Context: an optimization exercise on an open-source flow, tuned for small area. The choices shown serve that exercise and are no tape-out recipe.
In this exercise RTL edits were held to simulation tests only and were not proved equivalent to the original.
Some runs may be left out. An edit can pass the tests and still lose a function that they never use.

==> run_1/placement_by_type.png <==
Drawn at 1.5 px/µm. Fill, decap, tap and diode cells in gray.
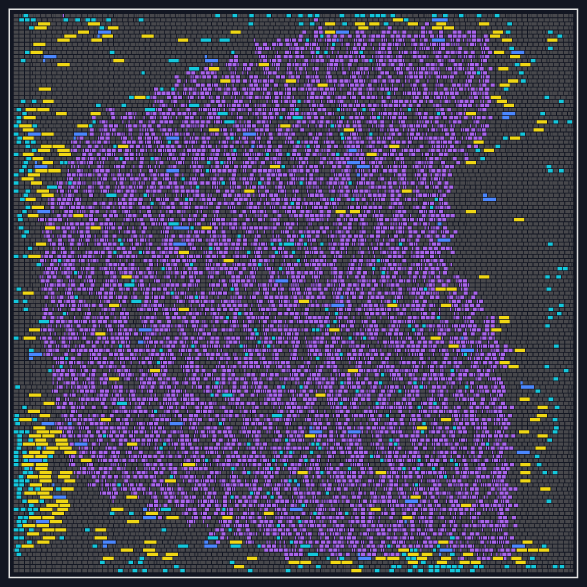
==> run_1/ir_drop.png <==
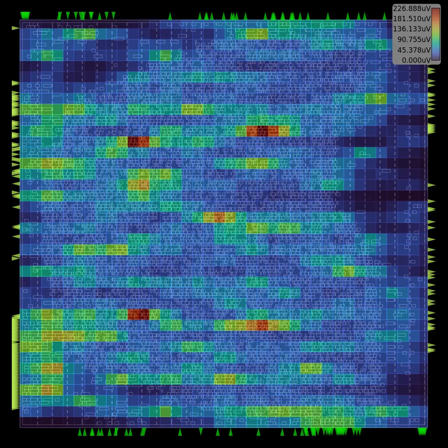
==> run_1/metal_density.png <==
Drawn at 1 px/µm. 38 x 38 tiles, from dark blue (low) to red (high), scaled to the fullest tile. Values are wire area over tile area, all layers added.
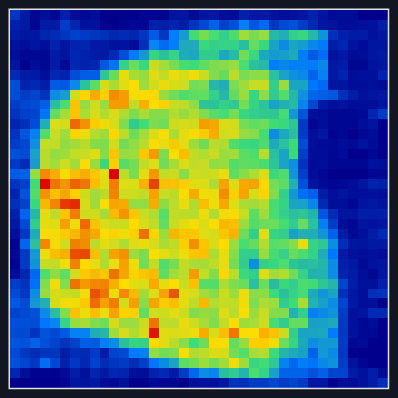
--- design.v ---
module clmul_top (
    input  wire         clk,
    input  wire [63:0]  a,
    input  wire [63:0]  b,
    output wire [127:0] p
);
reg  [63:0]  a_q;
reg  [63:0]  b_q;
reg  [127:0] p_q;
wire [127:0] prod;
Multiplier #(.n(64)) u_mul (
    .A(a_q),
    .B(b_q),
    .result(prod)
);
always @(posedge clk) begin
    a_q <= a;
    b_q <= b;
    p_q <= prod;
end
assign p = p_q;
endmodule

module Multiplier #(
    parameter n = 64
)(
    input wire signed [n-1:0] A,
    input wire signed [n-1:0] B,
    output reg signed [2*n-1:0] result
);
integer i, j;
always @(A or B) begin
    result = 0;
    for (i = 0; i < n; i = i + 1) begin
        for (j = 0; j < n; j = j + 1) begin
            if (i + j < 2*n) begin
                result[i + j] = result[i + j] + (A[i] & B[j]);
            end
        end
    end
end
endmodule
--- run.sh ---
#!/bin/bash
# synth_recipe.tcl (not shown) runs the flow's synth.tcl, then flattens the netlist and writes it again
# the make line also repeats each setting of config.mk as NAME=value (left out here)
make -C /OpenROAD-flow-scripts/flow DESIGN_CONFIG=/design/flow/config.mk WORK_HOME=/design/flow/orfs CLKGATE_MAP_FILE= SYNTH_SCRIPT=/design/flow/synth_recipe.tcl finish
--- config.mk ---
export PLATFORM = sky130hd
export DESIGN_NAME = clmul_top
export DESIGN_NICKNAME = clmul_top
export VERILOG_FILES = /design/flow/design.v
export SDC_FILE = /design/flow/constraint.sdc
export NUM_CORES = 4
export LEC_CHECK = 0
export CAP_MARGIN = 20
export CORE_MARGIN = 2
export CORE_UTILIZATION = 45
export SLEW_MARGIN = 20
--- constraint.sdc ---
create_clock -name core_clock -period 5.0 [get_ports {clk}]
set_input_delay 1.0000 -clock core_clock [delete_from_list [all_inputs] [get_ports {clk}]]
set_output_delay 1.0000 -clock core_clock [all_outputs]
set_load 0.01 [all_outputs]
==> impl_metrics.tcl, run 1 <==
set metrics [dict create \
    drtIter0Drc 12521 \
    multi_input_area_mm2 0.05015 \
    final.period_utilization_pct 66.11 \
    first_pass_iters 6 \
    nNetsFinal 8980 \
    cts-root-buf "clkbuf_16" \
    crit_type "reg -> reg" \
    grt.overflow.total 0 \
    synth.area.top_cells "xnor2_1, nand2_1, xor2_1" \
    synth_top_cell_by_area "xnor2_1" \
    drt-met1-wl_um 109800 \
    cts_sinks 255 \
    synth_warnings 2 \
    syn-cell-area_mm2 0.06288 \
    fin_setup_tns_ps 0 \
    synthSimpleGateAreaFrac_pct 24.46 \
    gp_congestion 0.9286 \
    drt-total-wl_um 311500 \
    vias 64668 \
    synthMuxAreaShare_pct 0 \
    place_area_mm2 0.06255 \
    min_path_type "in -> reg" \
    setup_viol 0 \
    required_ps 5530 \
    buffers 487 \
    post_cts.repair.setup_buffers 0 \
    finClkSkew_ps 63.32 \
    grt_use_total_pct 42.04 \
    status "timing/DRC/antenna clean" \
    placedCellCount 10683 \
    yosys.area.top_type_share_pct 42.57 \
    ys_ff_latch 255 \
    grt_pass1_vias 61354 \
    seq_cells 255 \
    wl_met2_um 118200 \
    use_met2_pct 59.15 \
    multi_input_area_share_pct 78.46 \
    setup_slack_ps 1695 \
    tap-cell-count 1876 \
    post-place-ws_ps 1992 \
    yosysSeqAreaShare_pct 8.118 \
]
## Picture notes: placement_by_type.png
- purple: combinational and other logic (cells 8066; share of their area 81%)
- blue: clock drivers and dummy loads (cells 73; share of their area 2.1%)
- yellow: flops (cells 255; share of their area 8.9%)
- cyan: other buffers and delay cells (cells 487; share of their area 7.5%)

## Picture notes: ir_drop.png

## Picture notes: metal_density.png
- fullest tile: 1.0
- mean over tiles: 0.42
- nearly empty tiles: 6.9%

==> run 1: worst max-delay path: stages, from the launching register on <==
cell,delay [ps]
dfxtp_4,1130
buf_4,490
nand2_1,110
xor2_1,300
xnor2_1,140
xnor2_1,240
xnor2_1,170
xnor2_1,100
xnor2_1,390
==> run 1: path summary, 6_finish.rpt <==
| kind | start | endpoint | slack (ps) | depth (start not counted) |
|---|---|---|---|---|
| worst max-delay path | b_q[31]$_DFF_P_ | p_q[68]$_DFF_P_ | 1690 | 8 |
| worst min-delay path | a[63] | a_q[63]$_DFF_P_ | 730 | 1 |
| worst max register to register | b_q[31]$_DFF_P_ | p_q[68]$_DFF_P_ | 1690 | 8 |
| worst min register to register | a_q[51]$_DFF_P_ | p_q[93]$_DFF_P_ | 1130 | 5 |
==> run 1: synth_stat cells <==
| library cell | number |
|---|---|
| nand2_1 | 4094 |
| xnor2_1 | 3056 |
| xor2_1 | 913 |
| buf_4 | 453 |
| buf_6 | 321 |
| dfxtp_1 | 255 |
| buf_2 | 123 |
| and2_1 | 2 |
| conb_1 | 1 |
==> run 1: flip-flops by register name, summed over array words and instances, names as in the netlist <==
signal / cells
p_q: 127
a_q: 64
b_q: 64
## Run 2: large edit since run 1, in outline
design.v: 42 -> 3884 lines; modules unchanged: 1
  Multiplier: edited, 19 -> 3861 lines
==> run_2/ir_drop.png <==
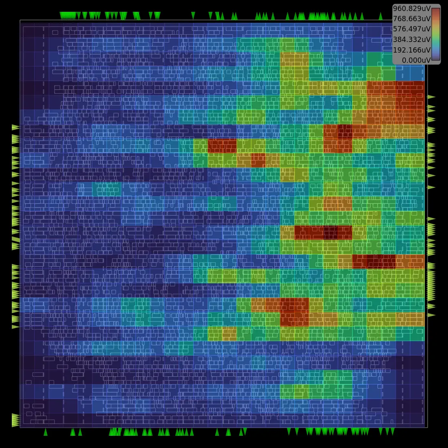

==> run_2/placement_by_type.png <==
Drawn at 2 px/µm. Fill, decap, tap and diode cells in gray.
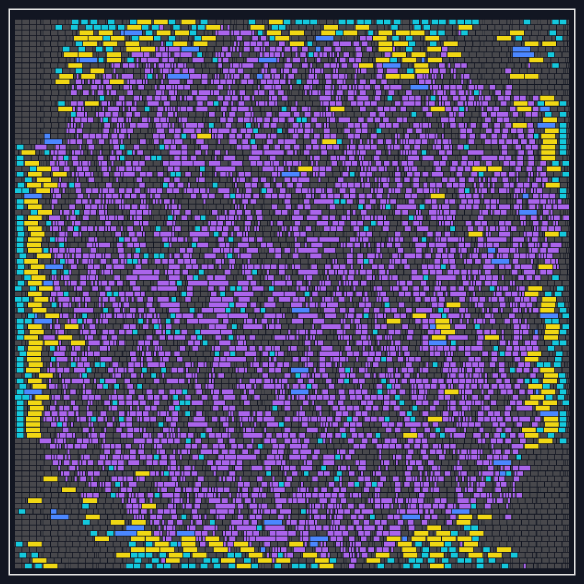
- cyan: other buffers and delay cells (cells 475; share of their area 11%)
- blue: clock drivers and dummy loads (cells 55; share of their area 2.6%)
- yellow: flops (cells 255; share of their area 13%)
- purple: combinational and other logic (cells 3798; share of their area 74%)

==> impl_metrics.tcl, run 2 <==
set metrics [dict create \
    status "timing/DRC/antenna clean" \
    yosys.area.top_type_share_pct 43.30 \
    post_cts.repair.setup_buffers 0 \
    drt-total-wl_um 149000 \
    tap-cell-count 1030 \
    final.period_utilization_pct 95.01 \
    ys_ff_latch 255 \
    synth_most_common_cell "xnor2_1" \
    startpoint "b_q[0]$_DFF_P_" \
    critPathMaxStageDelay_ps 910 \
    gp_congestion 1.073 \
    placedCellCount 5557 \
    holdPathEnd "p_q[126]$_DFF_P_" \
    seq_cells 255 \
    buffers 475 \
    first_pass_iters 5 \
    multi_input_area_mm2 0.02871 \
    synth_warnings 1 \
    r2r-end "p_q[62]$_DFF_P_" \
    vias 29248 \
    synth_top_cell_by_area "xnor2_1" \
    r2r_slack_ps 250 \
    setup_viol 0 \
    top_regs "p_q (127), a_q (64), b_q (64)" \
    grt_pass1_vias 27499 \
    cts_sinks 255 \
    crit_end "p_q[62]$_DFF_P_" \
    cp_cell_sequence "nand2_1 > xor2_1 > xnor2_2 > xnor2_1 > xnor2_2 > xnor2_1 > xnor2_1 > xnor2_1 > xnor2_1 > xnor2_1 > xnor2_1" \
    place_area_mm2 0.03934 \
    finClkSkew_ps 34.65 \
    synth-edff-count 0 \
    r2r_start "b_q[0]$_DFF_P_" \
    yosysSeqAreaShare_pct 14.67 \
    cp_common_cell "xnor2_1" \
    grt_use_total_pct 36.72 \
]
==> run_2/power_grid.png <==
Drawn at 1.5 px/µm. Pins as bars on the die edge. Tap cells in gray.
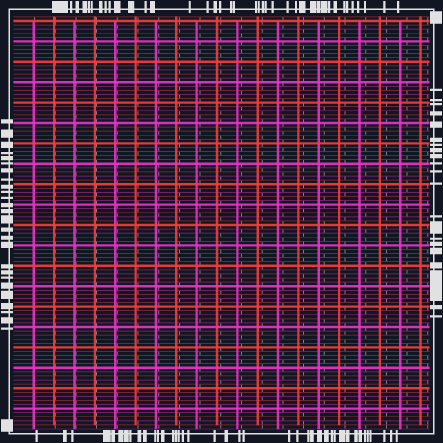
- magenta: VSS
- red: VDD
- signal pins: 257
- met1 rails: 102
- tap cells: 1030
- met5 straps: 20

[run 2: critical path: cells and delay by family (launching register included)]
| kind | cells | cell delay [ps] |
|---|---|---|
| and+or+nand+nor | 1 | 150 |
| DFF | 1 | 910 |
| xor gates and xnor gates | 10 | 3550 |
[run 2: cell families after synthesis]
family / count (synthesis) / synth area share (%)
mux: 41 / 1.320
buf+inv: 151 / 2.917
xor+xnor: 2328 / 64.71
flops: 255 / 14.67
other cells: 1 / 0.01078
compound gates: 76 / 1.446
simple gates: 1342 / 14.92
[run 2: routing by layer]
metal | vias to the layer above | part of all wire [%] | global-route usage, %
met5 | - | 0.0094 | 0
met1 | 13833 | 42 | 50.53
met2 | 1645 | 42 | 54.93
met3 | 312 | 10 | 6.410
met4 | 2 | 5.9 | 18.51
li1 | 13456 | - | -

==> port drivers added, routing unchanged <==
Ports are ideal in the flow. The routed layouts listed here were re-timed in OpenROAD.
Step 1 assumes that a clkbuf_16 drives the clock port and a buf_2 every other input.
Step 2 adds t to the input delays and takes it off the output delays; t is the mean of the earliest and latest rising clock arrival at the registers after step 1. Input paths then give back, and output paths get back, about the clock's delay inside the block.
Slacks: no drivers / after step 1 / after step 2; pairs: no drivers / after step 1.
run | t (ns) | setup slack, ns | worst setup path at the end | pins driven straight from the clock port
run 1 | 0.753 | 1.695 / 1.695 / 1.695 | register to register | 1
run 2 | 0.684 | 0.249 / 0.249 / 0.249 | register to register | 1
After both steps every run listed still meets setup and hold.
